This is an optimization exercise on Yosys and OpenROAD, whose aim is small area and a short achievable clock period, not a production implementation. Only simulation tests tie the RTL to the original design; equivalence was not proved. Some runs may be left out. An edit can pass the tests and still lose a function that they never use.

**design/flow/run.sh**
```bash
#!/bin/bash
# synth_recipe.tcl (not shown) runs the flow's synth.tcl, then flattens the netlist and writes it again
# the make line also repeats each setting of config.mk as NAME=value (left out here)
make -C /OpenROAD-flow-scripts/flow DESIGN_CONFIG=/design/flow/config.mk WORK_HOME=/design/flow/orfs CLKGATE_MAP_FILE= SYNTH_SCRIPT=/design/flow/synth_recipe.tcl finish
```
**design/flow/constraint.sdc**
```tcl
create_clock -name core_clock -period 12.5 [get_ports {clock}]
set_input_delay 2.5000 -clock core_clock [delete_from_list [all_inputs] [get_ports {clock}]]
set_output_delay 2.5000 -clock core_clock [all_outputs]
set_load 0.01 [all_outputs]
```
**design/flow/design.v**
```verilog
module DIv (clock, rst, numerator, denom, div );
	input clock , rst ;
	input [63:0] numerator, denom;
	output reg [63:0] div;
	reg [63:0] one_by_x ;  
	reg [127:0] a_div;
	wire [127:0] t;
	wire [63:0] h , t2;
	wire [7:0] t1; 
	reg [7:0] n ; 
	reg [63:0]  numerator1, sum1,sum2;
	reg [7:0] n1 ; 
	reg [8:0] lut_index ;
	always @(*)
	begin
		case (lut_index)
		9'd0 : one_by_x = 64'h0000000000000000 ;
		9'd1 : one_by_x = 64'hffffffffffffffff ;
		9'd2 : one_by_x = 64'h7fffffffffffffff ;
		9'd3 : one_by_x = 64'h55554f7fffffffff ;
		9'd4 : one_by_x = 64'h3fffffffffffffff ;
		9'd5 : one_by_x = 64'h3333333fffffffff ;
		9'd6 : one_by_x = 64'h2aaab03fffffffff ;
		9'd7 : one_by_x = 64'h249246bfffffffff ;
		9'd8 : one_by_x = 64'h1fffffffffffffff ;
		9'd9 : one_by_x = 64'h1c71c53fffffffff ;
		9'd10 : one_by_x = 64'h1999999fffffffff ;
		9'd11 : one_by_x = 64'h1745cfdfffffffff ;
		9'd12 : one_by_x = 64'h15554fbfffffffff ;
		9'd13 : one_by_x = 64'h13b139bfffffffff ;
		9'd14 : one_by_x = 64'h12492bbfffffffff ;
		9'd15 : one_by_x = 64'h1111169fffffffff ;
		9'd16 : one_by_x = 64'h0fffffffffffffff ;
		9'd17 : one_by_x = 64'h0f0f16efffffffff ;
		9'd18 : one_by_x = 64'h0e38eaffffffffff ;
		9'd19 : one_by_x = 64'h0d794a6fffffffff ;
		9'd20 : one_by_x = 64'h0ccccccfffffffff ;
		9'd21 : one_by_x = 64'h0c30c23fffffffff ;
		9'd22 : one_by_x = 64'h0ba2f05fffffffff ;
		9'd23 : one_by_x = 64'h0b215fcfffffffff ;
		9'd24 : one_by_x = 64'h0aaab03fffffffff ;
		9'd25 : one_by_x = 64'h0a3d709fffffffff ;
		9'd26 : one_by_x = 64'h09d8a54fffffffff ;
		9'd27 : one_by_x = 64'h097b41bfffffffff ;
		9'd28 : one_by_x = 64'h09248d7fffffffff ;
		9'd29 : one_by_x = 64'h08d3e0bfffffffff ;
		9'd30 : one_by_x = 64'h088882efffffffff ;
		9'd31 : one_by_x = 64'h08420f6fffffffff ;
		9'd32 : one_by_x = 64'h07ffffffffffffff ;
		9'd33 : one_by_x = 64'h07c1eff7ffffffff ;
		9'd34 : one_by_x = 64'h07878b77ffffffff ;
		9'd35 : one_by_x = 64'h07506dd7ffffffff ;
		9'd36 : one_by_x = 64'h071c757fffffffff ;
		9'd37 : one_by_x = 64'h06eb3dcfffffffff ;
		9'd38 : one_by_x = 64'h06bca537ffffffff ;
		9'd39 : one_by_x = 64'h06906897ffffffff ;
		9'd40 : one_by_x = 64'h06666667ffffffff ;
		9'd41 : one_by_x = 64'h063e6c4fffffffff ;
		9'd42 : one_by_x = 64'h0618697fffffffff ;
		9'd43 : one_by_x = 64'h05f41aefffffffff ;
		9'd44 : one_by_x = 64'h05d16fc7ffffffff ;
		9'd45 : one_by_x = 64'h05b05747ffffffff ;
		9'd46 : one_by_x = 64'h0590afe7ffffffff ;
		9'd47 : one_by_x = 64'h057268cfffffffff ;
		9'd48 : one_by_x = 64'h05554fbfffffffff ;
		9'd49 : one_by_x = 64'h0539756fffffffff ;
		9'd50 : one_by_x = 64'h051eb84fffffffff ;
		9'd51 : one_by_x = 64'h050507a7ffffffff ;
		9'd52 : one_by_x = 64'h04ec52a7ffffffff ;
		9'd53 : one_by_x = 64'h04d4887fffffffff ;
		9'd54 : one_by_x = 64'h04bda93fffffffff ;
		9'd55 : one_by_x = 64'h04a79357ffffffff ;
		9'd56 : one_by_x = 64'h049246bfffffffff ;
		9'd57 : one_by_x = 64'h047dc377ffffffff ;
		9'd58 : one_by_x = 64'h0469e7f7ffffffff ;
		9'd59 : one_by_x = 64'h0456c507ffffffff ;
		9'd60 : one_by_x = 64'h044449d7ffffffff ;
		9'd61 : one_by_x = 64'h043254e7ffffffff ;
		9'd62 : one_by_x = 64'h042107b7ffffffff ;
		9'd63 : one_by_x = 64'h041040bfffffffff ;
		9'd64 : one_by_x = 64'h03ffffffffffffff ;
		9'd65 : one_by_x = 64'h03f04577ffffffff ;
		9'd66 : one_by_x = 64'h03e1005fffffffff ;
		9'd67 : one_by_x = 64'h03d21ff3ffffffff ;
		9'd68 : one_by_x = 64'h03c3c5bbffffffff ;
		9'd69 : one_by_x = 64'h03b5d02fffffffff ;
		9'd70 : one_by_x = 64'h03a83f4fffffffff ;
		9'd71 : one_by_x = 64'h039b1317ffffffff ;
		9'd72 : one_by_x = 64'h038e3abfffffffff ;
		9'd73 : one_by_x = 64'h0381c713ffffffff ;
		9'd74 : one_by_x = 64'h0375a74bffffffff ;
		9'd75 : one_by_x = 64'h0369ca9fffffffff ;
		9'd76 : one_by_x = 64'h035e529bffffffff ;
		9'd77 : one_by_x = 64'h03531db3ffffffff ;
		9'd78 : one_by_x = 64'h03483cafffffffff ;
		9'd79 : one_by_x = 64'h033d8dffffffffff ;
		9'd80 : one_by_x = 64'h03333333ffffffff ;
		9'd81 : one_by_x = 64'h03291b83ffffffff ;
		9'd82 : one_by_x = 64'h031f3627ffffffff ;
		9'd83 : one_by_x = 64'h031593e3ffffffff ;
		9'd84 : one_by_x = 64'h030c34bfffffffff ;
		9'd85 : one_by_x = 64'h030307f3ffffffff ;
		9'd86 : one_by_x = 64'h02fa0d77ffffffff ;
		9'd87 : one_by_x = 64'h02f14553ffffffff ;
		9'd88 : one_by_x = 64'h02e8c047ffffffff ;
		9'd89 : one_by_x = 64'h02e05ccbffffffff ;
		9'd90 : one_by_x = 64'h02d82ba3ffffffff ;
		9'd91 : one_by_x = 64'h02d02cd3ffffffff ;
		9'd92 : one_by_x = 64'h02c86057ffffffff ;
		9'd93 : one_by_x = 64'h02c0b567ffffffff ;
		9'd94 : one_by_x = 64'h02b92c07ffffffff ;
		9'd95 : one_by_x = 64'h02b1d4f7ffffffff ;
		9'd96 : one_by_x = 64'h02aab043ffffffff ;
		9'd97 : one_by_x = 64'h02a39c4fffffffff ;
		9'd98 : one_by_x = 64'h029cbab7ffffffff ;
		9'd99 : one_by_x = 64'h0295faa7ffffffff ;
		9'd100 : one_by_x = 64'h028f5c27ffffffff ;
		9'd101 : one_by_x = 64'h0288df37ffffffff ;
		9'd102 : one_by_x = 64'h028283d3ffffffff ;
		9'd103 : one_by_x = 64'h027c49fbffffffff ;
		9'd104 : one_by_x = 64'h027620efffffffff ;
		9'd105 : one_by_x = 64'h02702a33ffffffff ;
		9'd106 : one_by_x = 64'h026a443fffffffff ;
		9'd107 : one_by_x = 64'h02647fdbffffffff ;
		9'd108 : one_by_x = 64'h025ecc3fffffffff ;
		9'd109 : one_by_x = 64'h02593a2bffffffff ;
		9'd110 : one_by_x = 64'h0253c9abffffffff ;
		9'd111 : one_by_x = 64'h024e69efffffffff ;
		9'd112 : one_by_x = 64'h02492bc3ffffffff ;
		9'd113 : one_by_x = 64'h0243fe5bffffffff ;
		9'd114 : one_by_x = 64'h023ee1bbffffffff ;
		9'd115 : one_by_x = 64'h0239e6abffffffff ;
		9'd116 : one_by_x = 64'h0234fc5fffffffff ;
		9'd117 : one_by_x = 64'h023022dbffffffff ;
		9'd118 : one_by_x = 64'h022b6ae7ffffffff ;
		9'd119 : one_by_x = 64'h0226b2f3ffffffff ;
		9'd120 : one_by_x = 64'h02221c8bffffffff ;
		9'd121 : one_by_x = 64'h021d96e7ffffffff ;
		9'd122 : one_by_x = 64'h021932d7ffffffff ;
		9'd123 : one_by_x = 64'h0214cec3ffffffff ;
		9'd124 : one_by_x = 64'h02108c3fffffffff ;
		9'd125 : one_by_x = 64'h020c49bbffffffff ;
		9'd126 : one_by_x = 64'h020828c3ffffffff ;
		9'd127 : one_by_x = 64'h020407cbffffffff ;
		9'd128 : one_by_x = 64'h01fff79bffffffff ;
		9'd129 : one_by_x = 64'h01fc08f9ffffffff ;
		9'd130 : one_by_x = 64'h01f81a57ffffffff ;
		9'd131 : one_by_x = 64'h01f44d43ffffffff ;
		9'd132 : one_by_x = 64'h01f0802fffffffff ;
		9'd133 : one_by_x = 64'h01ecc3e3ffffffff ;
		9'd134 : one_by_x = 64'h01e9185bffffffff ;
		9'd135 : one_by_x = 64'h01e56cd5ffffffff ;
		9'd136 : one_by_x = 64'h01e1e2ddffffffff ;
		9'd137 : one_by_x = 64'h01de58e5ffffffff ;
		9'd138 : one_by_x = 64'h01dadfb5ffffffff ;
		9'd139 : one_by_x = 64'h01d77749ffffffff ;
		9'd140 : one_by_x = 64'h01d41fa7ffffffff ;
		9'd141 : one_by_x = 64'h01d0c803ffffffff ;
		9'd142 : one_by_x = 64'h01cd8127ffffffff ;
		9'd143 : one_by_x = 64'h01ca4b11ffffffff ;
		9'd144 : one_by_x = 64'h01c714fbffffffff ;
		9'd145 : one_by_x = 64'h01c40075ffffffff ;
		9'd146 : one_by_x = 64'h01c0db27ffffffff ;
		9'd147 : one_by_x = 64'h01bdd765ffffffff ;
		9'd148 : one_by_x = 64'h01bad3a5ffffffff ;
		9'd149 : one_by_x = 64'h01b7cfe5ffffffff ;
		9'd150 : one_by_x = 64'h01b4edb1ffffffff ;
		9'd151 : one_by_x = 64'h01b20b7fffffffff ;
		9'd152 : one_by_x = 64'h01af294dffffffff ;
		9'd153 : one_by_x = 64'h01ac57e1ffffffff ;
		9'd154 : one_by_x = 64'h01a9973dffffffff ;
		9'd155 : one_by_x = 64'h01a6d697ffffffff ;
		9'd156 : one_by_x = 64'h01a415f3ffffffff ;
		9'd157 : one_by_x = 64'h01a16615ffffffff ;
		9'd158 : one_by_x = 64'h019ec6ffffffffff ;
		9'd159 : one_by_x = 64'h019c27e9ffffffff ;
		9'd160 : one_by_x = 64'h01999999ffffffff ;
		9'd161 : one_by_x = 64'h01970b49ffffffff ;
		9'd162 : one_by_x = 64'h01948dc1ffffffff ;
		9'd163 : one_by_x = 64'h01921037ffffffff ;
		9'd164 : one_by_x = 64'h018fa375ffffffff ;
		9'd165 : one_by_x = 64'h018d36b3ffffffff ;
		9'd166 : one_by_x = 64'h018ac9f1ffffffff ;
		9'd167 : one_by_x = 64'h01886df7ffffffff ;
		9'd168 : one_by_x = 64'h018611fdffffffff ;
		9'd169 : one_by_x = 64'h0183c6c9ffffffff ;
		9'd170 : one_by_x = 64'h01817b95ffffffff ;
		9'd171 : one_by_x = 64'h017f4127ffffffff ;
		9'd172 : one_by_x = 64'h017d06bbffffffff ;
		9'd173 : one_by_x = 64'h017acc4dffffffff ;
		9'd174 : one_by_x = 64'h0178a2a9ffffffff ;
		9'd175 : one_by_x = 64'h01767903ffffffff ;
		9'd176 : one_by_x = 64'h01746023ffffffff ;
		9'd177 : one_by_x = 64'h01724745ffffffff ;
		9'd178 : one_by_x = 64'h01702e65ffffffff ;
		9'd179 : one_by_x = 64'h016e264dffffffff ;
		9'd180 : one_by_x = 64'h016c1e35ffffffff ;
		9'd181 : one_by_x = 64'h016a161dffffffff ;
		9'd182 : one_by_x = 64'h01681ecdffffffff ;
		9'd183 : one_by_x = 64'h016616b5ffffffff ;
		9'd184 : one_by_x = 64'h0164302bffffffff ;
		9'd185 : one_by_x = 64'h016238d9ffffffff ;
		9'd186 : one_by_x = 64'h0160524fffffffff ;
		9'd187 : one_by_x = 64'h015e7c8dffffffff ;
		9'd188 : one_by_x = 64'h015c9603ffffffff ;
		9'd189 : one_by_x = 64'h015ac03fffffffff ;
		9'd190 : one_by_x = 64'h0158ea7bffffffff ;
		9'd191 : one_by_x = 64'h0157257fffffffff ;
		9'd192 : one_by_x = 64'h01554fbdffffffff ;
		9'd193 : one_by_x = 64'h01538ac1ffffffff ;
		9'd194 : one_by_x = 64'h0151d68bffffffff ;
		9'd195 : one_by_x = 64'h0150118fffffffff ;
		9'd196 : one_by_x = 64'h014e5d5bffffffff ;
		9'd197 : one_by_x = 64'h014ca925ffffffff ;
		9'd198 : one_by_x = 64'h014b05b7ffffffff ;
		9'd199 : one_by_x = 64'h01495181ffffffff ;
		9'd200 : one_by_x = 64'h0147ae13ffffffff ;
		9'd201 : one_by_x = 64'h01460aa5ffffffff ;
		9'd202 : one_by_x = 64'h01446737ffffffff ;
		9'd203 : one_by_x = 64'h0142d48fffffffff ;
		9'd204 : one_by_x = 64'h014141e9ffffffff ;
		9'd205 : one_by_x = 64'h013faf41ffffffff ;
		9'd206 : one_by_x = 64'h013e1c9bffffffff ;
		9'd207 : one_by_x = 64'h013c9abbffffffff ;
		9'd208 : one_by_x = 64'h013b18d9ffffffff ;
		9'd209 : one_by_x = 64'h013996f9ffffffff ;
		9'd210 : one_by_x = 64'h01381519ffffffff ;
		9'd211 : one_by_x = 64'h01369339ffffffff ;
		9'd212 : one_by_x = 64'h0135221fffffffff ;
		9'd213 : one_by_x = 64'h0133b107ffffffff ;
		9'd214 : one_by_x = 64'h01323fedffffffff ;
		9'd215 : one_by_x = 64'h0130ced3ffffffff ;
		9'd216 : one_by_x = 64'h012f6e81ffffffff ;
		9'd217 : one_by_x = 64'h012dfd69ffffffff ;
		9'd218 : one_by_x = 64'h012c9d15ffffffff ;
		9'd219 : one_by_x = 64'h012b3cc3ffffffff ;
		9'd220 : one_by_x = 64'h0129dc71ffffffff ;
		9'd221 : one_by_x = 64'h01288ce7ffffffff ;
		9'd222 : one_by_x = 64'h01273d5bffffffff ;
		9'd223 : one_by_x = 64'h0125dd09ffffffff ;
		9'd224 : one_by_x = 64'h01248d7dffffffff ;
		9'd225 : one_by_x = 64'h01233df1ffffffff ;
		9'd226 : one_by_x = 64'h0121ff2dffffffff ;
		9'd227 : one_by_x = 64'h0120afa1ffffffff ;
		9'd228 : one_by_x = 64'h011f70ddffffffff ;
		9'd229 : one_by_x = 64'h011e3219ffffffff ;
		9'd230 : one_by_x = 64'h011cf355ffffffff ;
		9'd231 : one_by_x = 64'h011bb491ffffffff ;
		9'd232 : one_by_x = 64'h011a75cdffffffff ;
		9'd233 : one_by_x = 64'h011947cfffffffff ;
		9'd234 : one_by_x = 64'h011819d1ffffffff ;
		9'd235 : one_by_x = 64'h0116db0dffffffff ;
		9'd236 : one_by_x = 64'h0115ad0fffffffff ;
		9'd237 : one_by_x = 64'h01147f13ffffffff ;
		9'd238 : one_by_x = 64'h011361dbffffffff ;
		9'd239 : one_by_x = 64'h011233dfffffffff ;
		9'd240 : one_by_x = 64'h011116a7ffffffff ;
		9'd241 : one_by_x = 64'h010fe8abffffffff ;
		9'd242 : one_by_x = 64'h010ecb73ffffffff ;
		9'd243 : one_by_x = 64'h010dae3dffffffff ;
		9'd244 : one_by_x = 64'h010c9107ffffffff ;
		9'd245 : one_by_x = 64'h010b8497ffffffff ;
		9'd246 : one_by_x = 64'h010a6761ffffffff ;
		9'd247 : one_by_x = 64'h01095af1ffffffff ;
		9'd248 : one_by_x = 64'h01083dbbffffffff ;
		9'd249 : one_by_x = 64'h0107314bffffffff ;
		9'd250 : one_by_x = 64'h010624ddffffffff ;
		9'd251 : one_by_x = 64'h0105186dffffffff ;
		9'd252 : one_by_x = 64'h01040bfdffffffff ;
		9'd253 : one_by_x = 64'h01031055ffffffff ;
		9'd254 : one_by_x = 64'h010203e5ffffffff ;
		9'd255 : one_by_x = 64'h0101083dffffffff ;
		9'd256 : one_by_x = 64'h00ff00feffffffff ;
		default : one_by_x = 64'h0000000000000000 ;
		endcase
	end
	always @(posedge clock)
	begin
		if (rst==1'b0)
		begin
			a_div <= 128'b0;
			numerator1 <= 64'b0;			
			lut_index <= 8'b0;
			div <= 64'b0;
		    n <= 8'd0 ; 
			n1 <= 8'b0 ; 
	end
		else 
		begin
			numerator1 <= numerator ; 
			if (denom[63] ^ 1'b1   == 1'b0)
			begin
			lut_index <= denom[63:56] ;  
			n <= 8'd0 ;
			end                                  
			else if (denom[62] ^ 1'b1   == 1'b0) 
			begin                                
			lut_index <= denom[62:55] + 8'd1 ;       
			n <= 8'd1 ;
			end                                 
			else if (denom[61] ^ 1'b1   == 1'b0) 
			begin                                
			lut_index <= denom[61:54] + 8'd1 ;       
			n <= 8'd2 ;
			end                                
			else if (denom[60] ^ 1'b1   == 1'b0) 
			begin                                
			lut_index <= denom[60:53] + 8'd1 ;       
			n <= 8'd3 ;
			end                                
			else if (denom[59] ^ 1'b1   == 1'b0) 
			begin                                
			lut_index <= denom[59:52] + 8'd1 ;       
			n <= 8'd4 ;
			end                               
			else if (denom[58] ^ 1'b1   == 1'b0) 
			begin                                
			lut_index <= denom[58:51] + 8'd1 ;       
			n <= 8'd5 ;
			end                               
			else if (denom[57] ^ 1'b1   == 1'b0) 
			begin                                
			lut_index <= denom[57:50] + 8'd1 ;       
			n <= 8'd6 ;
			end                               
			else if (denom[56] ^ 1'b1   == 1'b0) 
			begin                                
			lut_index <= denom[56:49] + 8'd1 ;       
			n <= 8'd7 ;
			end                               
			else if (denom[55] ^ 1'b1   == 1'b0) 
			begin                                
			lut_index <= denom[55:48] + 8'd1 ;       
			n <= 8'd8 ;
			end                              
			else if (denom[54] ^ 1'b1   == 1'b0) 
			begin                                
			lut_index <= denom[54:47] + 8'd1 ;       
			n <= 8'd9 ;
			end 
			else if (denom[53] ^ 1'b1   == 1'b0) 
			begin                                
			lut_index <= denom[53:46] + 8'd1 ;       
			n <= 8'd10 ;
			end                             
			else if (denom[52] ^ 1'b1   == 1'b0) 
			begin                                
			lut_index <= denom[52:45] + 8'd1 ;       
			n <= 8'd11 ;
			end                            
			else if (denom[51] ^ 1'b1   == 1'b0) 
			begin                                
			lut_index <= denom[51:44] + 8'd1 ;       
			n <= 8'd12 ;
			end                           
			else if (denom[50] ^ 1'b1   == 1'b0) 
			begin                                
			lut_index <= denom[50:43] + 8'd1 ;       
			n <= 8'd13 ;
			end                          
			else if (denom[49] ^ 1'b1   == 1'b0) 
			begin                                
			lut_index <= denom[49:42] + 8'd1 ;       
			n <= 8'd14 ;
			end                         
			else if (denom[48] ^ 1'b1   == 1'b0) 
			begin                                
			lut_index <= denom[48:41] + 8'd1 ;       
			n <= 8'd15 ;
			end                        
			else if (denom[47] ^ 1'b1   == 1'b0) 
			begin                                
			lut_index <= denom[47:40] + 8'd1 ;       
			n <= 8'd16 ;
			end                        
			else if (denom[46] ^ 1'b1   == 1'b0) 
			begin                                
			lut_index <= denom[46:39] + 8'd1 ;       
			n <= 8'd17 ;
			end                       
			else if (denom[45] ^ 1'b1   == 1'b0) 
			begin                                
			lut_index <= denom[45:38] + 8'd1 ;       
			n <= 8'd18 ;
			end                       
			else if (denom[44] ^ 1'b1   == 1'b0) 
			begin                                
			lut_index <= denom[44:37] + 8'd1 ;       
			n <= 8'd19 ;
			end                      
			else if (denom[43] ^ 1'b1   == 1'b0) 
			begin                                
			lut_index <= denom[43:36] + 8'd1 ;       
			n <= 8'd20 ;
			end         
			else if (denom[42] ^ 1'b1   == 1'b0) 
			begin                                
			lut_index <= denom[42:35] + 8'd1 ;       
			n <= 8'd21 ;
			end 
			else if (denom[41] ^ 1'b1   == 1'b0) 
			begin                                
			lut_index <= denom[41:34] + 8'd1 ;       
			n <= 8'd22 ;
			end 
			else if (denom[40] ^ 1'b1   == 1'b0) 
			begin                                
			lut_index <= denom[40:33] + 8'd1 ;       
			n <= 8'd23 ;
			end 
			else if (denom[39] ^ 1'b1   == 1'b0) 
			begin                                
			lut_index <= denom[39:32] + 8'd1 ;       
			n <= 8'd24 ;
			end 
			else if (denom[38] ^ 1'b1   == 1'b0) 
			begin                                
			lut_index <= denom[38:31] + 8'd1 ;       
			n <= 8'd25 ;
			end 
			else if (denom[37] ^ 1'b1   == 1'b0) 
			begin                                
			lut_index <= denom[37:30] + 8'd1 ;       
			n <= 8'd26 ;
			end 
			else if (denom[36] ^ 1'b1   == 1'b0) 
			begin                                
			lut_index <= denom[36:29] + 8'd1 ;       
			n <= 8'd27 ;
			end 
			else if (denom[35] ^ 1'b1   == 1'b0) 
			begin                                
			lut_index <= denom[35:28] + 8'd1 ;       
			n <= 8'd28 ;
			end 
			else if (denom[34] ^ 1'b1   == 1'b0) 
			begin                                
			lut_index <= denom[34:27] + 8'd1 ;       
			n <= 8'd29 ;
			end 
			else if (denom[33] ^ 1'b1   == 1'b0) 
			begin                                
			lut_index <= denom[33:26] + 8'd1 ;       
			n <= 8'd30 ;
			end 
			else if (denom[32] ^ 1'b1   == 1'b0) 
			begin                                
			lut_index <= denom[32:25] + 8'd1 ;       
			n <= 8'd31 ;
			end 
			else if (denom[31] ^ 1'b1   == 1'b0)
			begin
			lut_index <= denom[31:24] + 8'd1 ;
			n <= 8'd32 ;			
			end                                  
			else if (denom[30] ^ 1'b1   == 1'b0) 
			begin                                
			lut_index <= denom[30:23] + 8'd1 ;       
			n <= 8'd33 ;
			end                                  
			else if (denom[29] ^ 1'b1   == 1'b0) 
			begin                                
			lut_index <= denom[29:22] + 8'd1 ;       
			n <= 8'd34 ;
			end			                         
			else if (denom[28] ^ 1'b1  == 1'b0)  
			begin                                
			lut_index <= denom[28:21] + 8'd1 ;       
			n <= 8'd35 ;
			end			                        
			else if (denom[27] ^ 1'b1  == 1'b0) 
			begin                               
			lut_index <= denom[27:20] + 8'd1 ;      
			n <= 8'd36 ;
			end			                         
			else if (denom[26] ^ 1'b1  == 1'b0)  
			begin                                
			lut_index <= denom[26:19] + 8'd1 ;       
			n <= 8'd37 ;
			end			                         
			else if (denom[25] ^ 1'b1  == 1'b0)  
			begin                                
			lut_index <= denom[25:18] + 8'd1 ;       
			n <= 8'd38 ;
			end				                     
			else if (denom[24] ^ 1'b1  == 1'b0)  
			begin                                
			lut_index <= denom[24:17] + 8'd1 ;       
			n <= 8'd39 ;
			end				                    
			else if (denom[23] ^ 1'b1  == 1'b0) 
			begin                               
			lut_index <= denom[23:16] + 8'd1 ;      
			n <= 8'd40 ;
			end				                     
			else if (denom[22] ^ 1'b1  == 1'b0)  
			begin                                
			lut_index <= denom[22:15] + 8'd1 ;       
			n <= 8'd41 ;
			end				                     
			else if (denom[21] ^ 1'b1 == 1'b0)   
			begin                                
			lut_index <= denom[21:14] + 8'd1 ;       
			n <= 8'd42 ;
			end				                     
			else if (denom[20] ^ 1'b1 == 1'b0)   
			begin                                
			lut_index <= denom[20:13] + 8'd1 ;       
			n <= 8'd43 ;
			end				                    
			else if (denom[19] ^ 1'b1 == 1'b0)  
			begin                               
			lut_index <= denom[19:12] + 8'd1 ;      
			n <= 8'd44 ;
			end				                     
			else if (denom[18] ^ 1'b1 == 1'b0)   
			begin                                
			lut_index <= denom[18:11] + 8'd1 ;       							
			n <= 8'd45 ;
			end				                     
			else if (denom[17] ^ 1'b1 == 1'b0)   
			begin                                
			lut_index <= denom[17:10] + 8'd1 ;       
			n <= 8'd46 ;
			end				                     
			else if (denom[16] ^ 1'b1 == 1'b0)   
			begin                                
			lut_index <= denom[16:9] + 8'd1  ;      
			n <= 8'd47 ;
			end				                    
			else if (denom[15] ^ 1'b1 == 1'b0)  
			begin                               
			lut_index <= denom[15:8] + 8'd1 ;       
			n <= 8'd48 ;
			end			                        
			else if (denom[14] ^ 1'b1 == 1'b0)  
			begin                               
			lut_index <= denom[14:7] + 8'd1 ;       
			n <= 8'd49 ;
			end			                        
			else if (denom[13] ^ 1'b1 == 1'b0)  
			begin                               
			lut_index <= denom[13:6] + 8'd1 ;       
			n <= 8'd50 ;
			end			                        
			else if (denom[12] ^ 1'b1 == 1'b0)  
			begin                               
			lut_index <= denom[12:5] + 8'd1 ;       
			n <= 8'd51 ;
			end			                        
			else if (denom[11] ^ 1'b1 == 1'b0)  
			begin                               
			lut_index <= denom[11:4] + 8'd1 ;       
			n <= 8'd52 ;
			end			                        
			else if (denom[10] ^ 1'b1 == 1'b0)  
			begin                               
			lut_index <= denom[10:3] + 8'd1 ;       
			n <= 8'd53 ;
			end			                        
			else if (denom[9 ] ^ 1'b1 == 1'b0)  
			begin                              
			lut_index <= denom[9:2] + 8'd1 ;        
			n <= 8'd54 ;
			end			                        
			else if (denom[8 ] ^ 1'b1 == 1'b0)  
			begin                               
			lut_index <= denom[8:1] + 8'd1 ;        
			n <= 8'd55 ;
			end			                        
			else if (denom[7 ] ^ 1'b1 == 1'b0)  
			begin                               
			lut_index <= denom[7:0] + 8'd1 ;        
			n <= 8'd56 ;
			end	
			else if (denom[6 ] ^ 1'b1 == 1'b0)
			begin
			lut_index <= {1'b0,denom[6:0]} + 8'd1 ;
			n <= 8'd57 ;
			end			  
			else if (denom[5 ] ^ 1'b1 == 1'b0)
			begin
			lut_index <= {2'b0,denom[5:0]} + 8'd1 ;
			n <= 8'd58 ;
			end			  
			else if (denom[4 ] ^ 1'b1 == 1'b0)
			begin
			lut_index <= {3'b0,denom[4:0]} + 8'd1 ;
			n <= 8'd59 ;
			end			  
			else if (denom[3 ] ^ 1'b1 == 1'b0)
			begin
			lut_index <= {4'b0,denom[3:0]} + 8'd1;
			n <= 8'd60 ;
			end			  
			else if (denom[2 ] ^ 1'b1 == 1'b0)
			begin
			lut_index <= {5'b0,denom[2:0]} + 8'd1;
			n <= 8'd61 ;
			end			                                 
			else if (denom[1 ] ^ 1'b1 == 1'b0)           
			begin                                        
			lut_index <= {6'b0,denom[1:0]} + 8'd1;           
			n <= 8'd62 ;
			end			                                 
			else if (denom[0 ] ^ 1'b1 == 1'b0)           
			begin                                        
			lut_index <= {7'b0,denom[0]} + 8'd1 ;            
			n <= 8'd63 ;
			end	
		    n1 <= n ; 
			a_div <= one_by_x * numerator1 ; 
			div <= a_div[127:64] <<< (n1+4'd8)	    ;
			end
	end
assign h = one_by_x ;
assign t = a_div;
assign t1 = lut_index; 
assign t2 = numerator1;
endmodule
```
**design/flow/config.mk**
```make
export PLATFORM = sky130hd
export DESIGN_NAME = DIv
export DESIGN_NICKNAME = DIv
export VERILOG_FILES = /design/flow/design.v
export SDC_FILE = /design/flow/constraint.sdc
export NUM_CORES = 4
export LEC_CHECK = 0
export CAP_MARGIN = 20
export CORE_MARGIN = 2
export CORE_UTILIZATION = 40
export SETUP_SLACK_MARGIN = 0.5
export SLEW_MARGIN = 20
export SYNTH_MEMORY_MAX_BITS = 32768
```
Fig. 1: run 1, clock wiring as the flow saved it
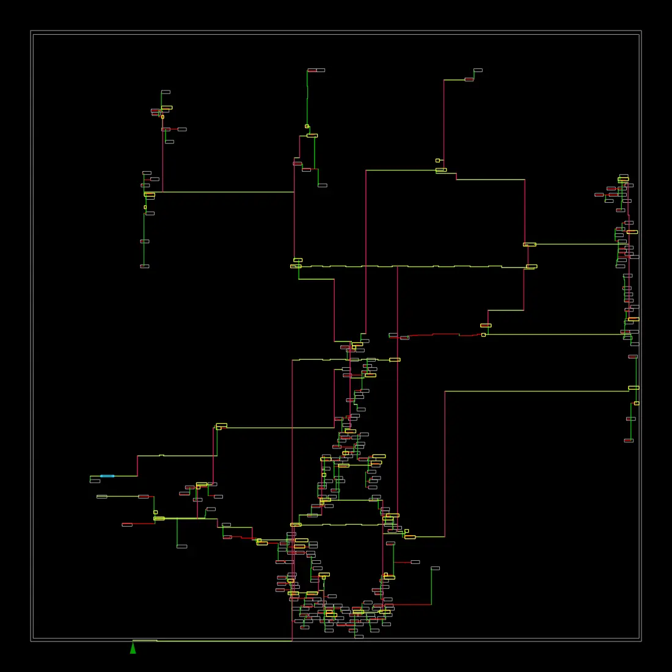
Clk Latency, worst-skew pair: 0.69 ns
clock sinks: 213
Clock Skew: 0.04995 ns

Fig. 2: run 1, where the registers sit
Other sequential cells in the stronger grey, the rest of the logic in the fainter grey.
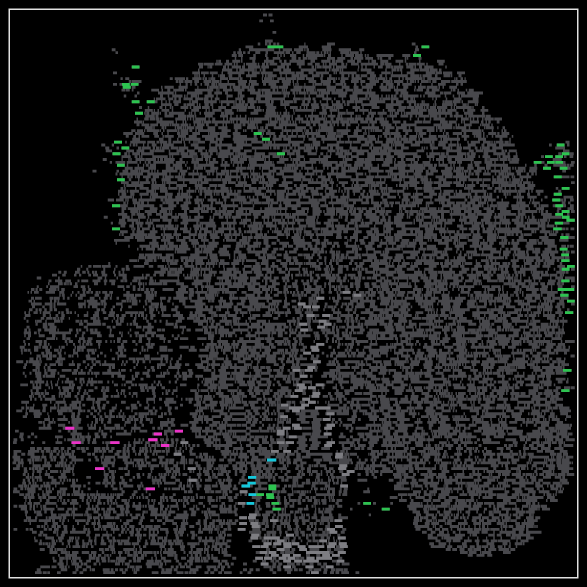
- cyan: n1 (flops 6; where bottom middle)
- magenta: lut_index (flops 9; where bottom left)
- green: numerator1 (flops 64; where widely spread)
- not coloured: 134
Util after Layout: 0.4487
fraction of area in registers: 0.03442
Seq. cell area: 4315 um^2

Fig. 3: run 1, power grid
Bar = 200 um. Pins as bars on the die edge. Tap cells in grey.
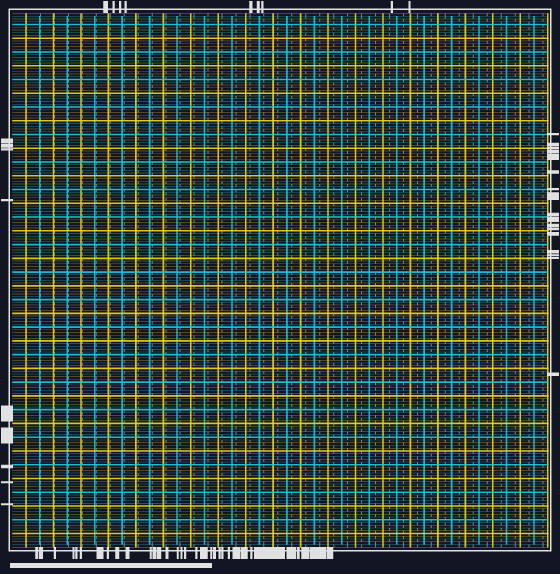
- yellow: VSS
- cyan: VDD
- rows: 194
- met5 straps: 38
Die Ht: 533.8 um
Core ar.: 279400 um^2
die width: 533.8 um

==> impl_metrics.py, run 1 <==
metrics = {
    "run_status": {
        "status": "complete, no violations",
    },
    "timing": {
        "fin_crit_ns": 11.81,
        "finalHoldViolCount": 0,
        "rsz0062_at_grt": "yes",
    },
    "worst_setup_path": {
        "cp.required_ns": 13.08,
        "r2r-start": "lut_index[1]",
        "cp-endpoint": "a_div[112]",
        "worstSetupStartpointType": "flip-flop",
        "r2r_cells": 46,
        "r2r_slack_ns": 0.69,
        "cp.arrival_ns": 12.39,
        "path_delay_family": "adder cells",
    },
    "min_path": {
        "min-delay-start": "n[4]",
        "hold_class": "reg2reg",
        "whs_endpoint": "n1[4]",
    },
    "synth": {
        "synth_top_flop_cell": "dfxtp_1",
        "synth_top_area_frac": 0.4657,
        "ys_seq_area_frac": 0.03798,
        "synth_largest_area_cell": "fa_1",
        "synthTopCellsByArea": "fa_1 (47%), inv_1 (8.6%), ha_1 (8.5%), nand2_1 (7.3%), dfxtp_1 (3.8%)",
        "netlist_area_um2": 112300,
    },
    "placement": {
        "routabilityCongestion": 1.033,
    },
    "global_routing": {
        "antenna_found_initial": 35,
        "grt.met1_usage": 0.3892,
    },
    "drt": {
        "avgRoutedWirePerCell_um": 25.18,
        "drt_first_pass_iters": 8,
    },
    "die": {
        "core.rowCount": 194,
    },
    "cells_and_area": {
        "drive_gt1_frac": 0.09305,
        "syn_to_final_growth_pct": 11.66,
        "n_fill_cell": 27600,
        "seq_cells": 213,
        "instances_no_fill": 16972,
        "nets": 16715,
        "multiInputGateArea_um2": 96080,
    },
    "clocking": {
        "clk_pin_slew_ns": 0.10,
        "htreeDepth": 2,
        "cts_tree": "yes",
        "cts_setup_buffers": 5,
    },
}
==> run 1: metrics by stage <==
stage / cell area, um^2 / util / TNS, ns / worst slack [ns]
finish: 125400 / 0.4487 / 0 / 0.6881
global route: 125300 / 0.4486 / 0 / 0.4527
CTS: 123700 / 0.4427 / 0 / 0.4741
detailed placement: 122300 / 0.4376 / -0.2391 / -0.1381
global placement: 122300 / 0.4376 / -0.4949 / -0.1405
floorplan: 112300 / - / 0 / 0.9909
==> run 1: cells by family (layout without fill, tap and decap cells) <==
| group | Yosys count | after routing | synth area share |
|---|---|---|---|
| flip-flops | 213 | 213 | 0.03798 |
| XOR/XNOR | 324 | 324 | 0.02527 |
| adder cells (fa/ha/maj) | 3377 | 3377 | 0.5510 |
| AO/OA/AOI/OAI | 1685 | 1685 | 0.09818 |
| multiplexers | 148 | 148 | 0.01903 |
| other | 0 | 18 | 0 |
| AND/OR/NAND/NOR | 3826 | 3826 | 0.1522 |
| buffers and inverters | 3439 | 3657 | 0.1163 |
==> run 1: metal layers <==
layer  share of wire  routed length [um]  vias to the layer above
met5         0.00040                 171                        -
met1            0.39              164800                    48484
met3            0.10               44060                      987
met4           0.056               23780                       26
li1                -                   -                    40508
met2            0.46              194600                     4785
==> run 2: too many edits to list; what changed since run 1 <==
design/flow/design.v: 620 -> 2015 lines; modules unchanged: 0
  DIv: edited, 620 -> 2015 lines
Fig. 4: run 2, power grid
Bar = 100 um. Pins as bars on the die edge. Tap cells in grey.
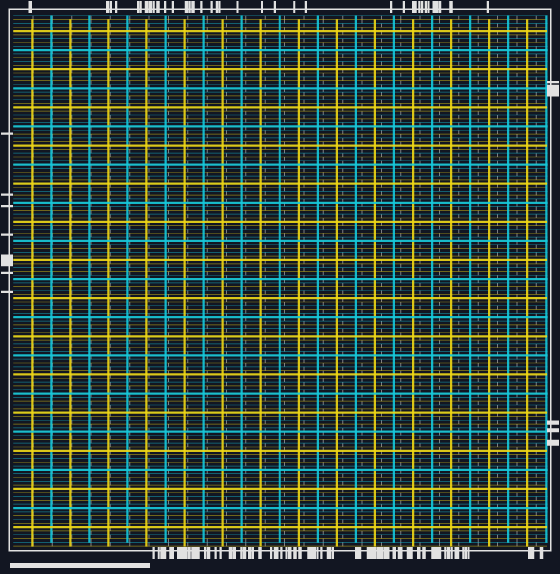
- cyan: VDD
- yellow: VSS
- tap cells: 1903
- met4 straps: 28
- met5 straps: 27
- rows: 139
- met1 rails: 140
Core ar.: 143800 um^2
die width: 384.9 um
Die Ht: 384.9 um

Fig. 5: run 2, close-up of the layout
Bar = 5 um. Region (182, 259) to (202, 279) um. Cells in grey, sequential cells in the stronger grey; small squares are vias.
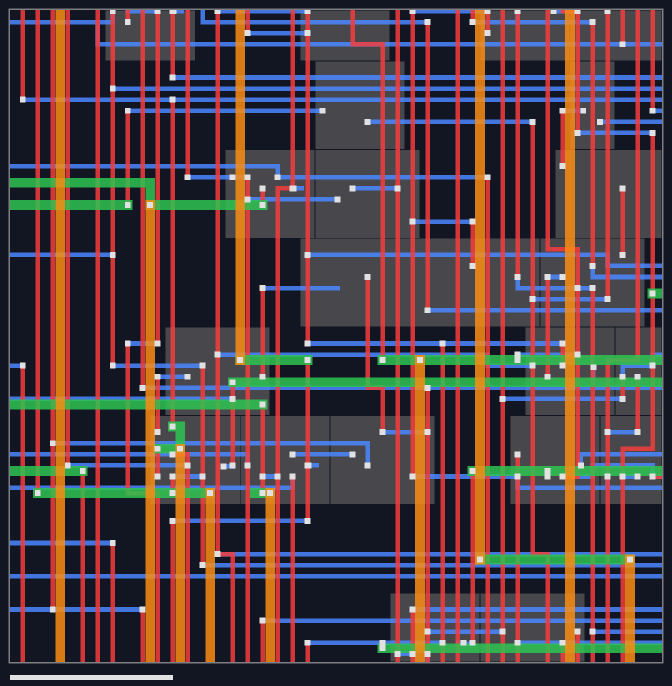
- orange: M4
- green: M3
- red: M2
- blue: M1
- most frequent: a22oi_1 (10), xor2_1 (4)
- sequential cells in the window: 0
- cells with their middle in the window: 18

==> run 2 against run 1 <==
  * Sequential share of layout area increased by 4.3 points
  * Critical path depth decreased by 18
  * First-iteration DRC count increased by 2.1%
  * Fmax increased by 14%
  * Worst setup slack improved by 1.4 ns
  * Die area decreased by 48%
  * Synthesized area decreased by 48%
  * Still clean on timing, DRC and antenna
  * Cell area decreased by 50%
==> impl_metrics.py, run 2 <==
metrics = {
    "run_status": {
        "status": "complete, no violations",
    },
    "synth": {
        "synth_largest_area_cell": "fa_1",
        "synth_top_family_by_area": "adder cells",
        "synth_top_area_frac": 0.2483,
        "synthAdderAreaFrac": 0.2964,
        "synthTopCellsByArea": "fa_1 (25%), a22oi_1 (11%), dfxtp_1 (7.8%), xor2_1 (6.9%), xnor2_1 (5.6%)",
        "synthXorXnorAreaFrac": 0.1252,
    },
    "min_path": {
        "hold_class": "reg2reg",
        "whs_endpoint": "n1[5]",
    },
    "worst_setup_path": {
        "cp.required_ns": 13.05,
        "r2r_cells": 28,
        "r2r_slack_ns": 2.13,
        "cp.arrival_ns": 10.92,
    },
    "cells_and_area": {
        "multiInputGateArea_um2": 47460,
        "syn_to_final_growth_pct": 8.979,
        "fin_area_um2": 63250,
        "seq_share": 0.07709,
        "fin_util": 0.4398,
        "n_fill_cell": 14356,
        "drive_gt1_frac": 0.09378,
        "regArea_um2": 4876,
        "instances_no_fill": 8754,
    },
    "timing": {
        "fin_skew_ns": 0.06919,
        "fin_tns_setup_ns": 0,
    },
    "drt": {
        "drt_first_pass_iters": 7,
        "avgRoutedWirePerCell_um": 36.72,
    },
    "clocking": {
        "clk_latency_ns": 0.66,
        "cts.sinks": 234,
        "htreeDepth": 2,
    },
    "placement": {
        "post_dp_cell_area_um2": 61990,
        "routabilityCongestion": 1.099,
    },
    "global_routing": {
        "antenna_found_initial": 23,
        "grt.met1_usage": 0.5420,
    },
    "die": {
        "core.rowCount": 139,
    },
}
run 2: changes by cell type after synthesis, moves of 542 or more:
cell	change
a22oi_1	+806
and2_1	-609
inv_1	-1809
nand2_1	-1780
ha_1	-542
fa_1	-1892
run 2: worst max-delay path, delay by kind of cell (launching register included):
kind                       cells  cell delay [ns]
and+or+nand+nor                3             1.09
xor gates and xnor gates       2             0.40
DFF                            1             0.60
AOI/OAI and AO/OA             12             3.85
adders and majority gates      7             3.59
buffers and inverters          4             0.73
run 2: routing by layer:
metal  share of wire  up-vias
li1                -    24079
met1            0.37    30116
met2            0.41     5223
met3            0.13     1392
met4           0.085        8
met5         0.00018        -

==> re-timing with driven ports <==
The flow's constraints put no driver on any port. The routed layouts listed below were extracted and timed again, unchanged, in two steps. Step 1 (the two cells are an assumption about what drives the block):
set clk [get_ports {clock}]
set_driving_cell -lib_cell sky130_fd_sc_hd__clkbuf_16 $clk
set_driving_cell -lib_cell sky130_fd_sc_hd__buf_2 [delete_from_list [all_inputs] $clk]
Step 2 also shifts input and output timing later by t, the mid clock arrival at the registers, as if the neighbouring blocks saw the same clock. a / b / c = ideal / step 1 / step 2; a / b = the first two.
run	t, ns	setup slack, ns	worst register clock-pin slew, ns	pins driven straight from the clock port
run 1	0.753	0.688 / 0.688 / 0.688	0.10 / 0.10	1
run 2	0.710	2.126 / 2.126 / 1.534	0.08 / 0.08	1
After both steps every run listed still meets setup and hold. For run 2, which loses most, drivers alone change the setup slack by 0.000 ns; drivers and shift together by -0.592 ns.
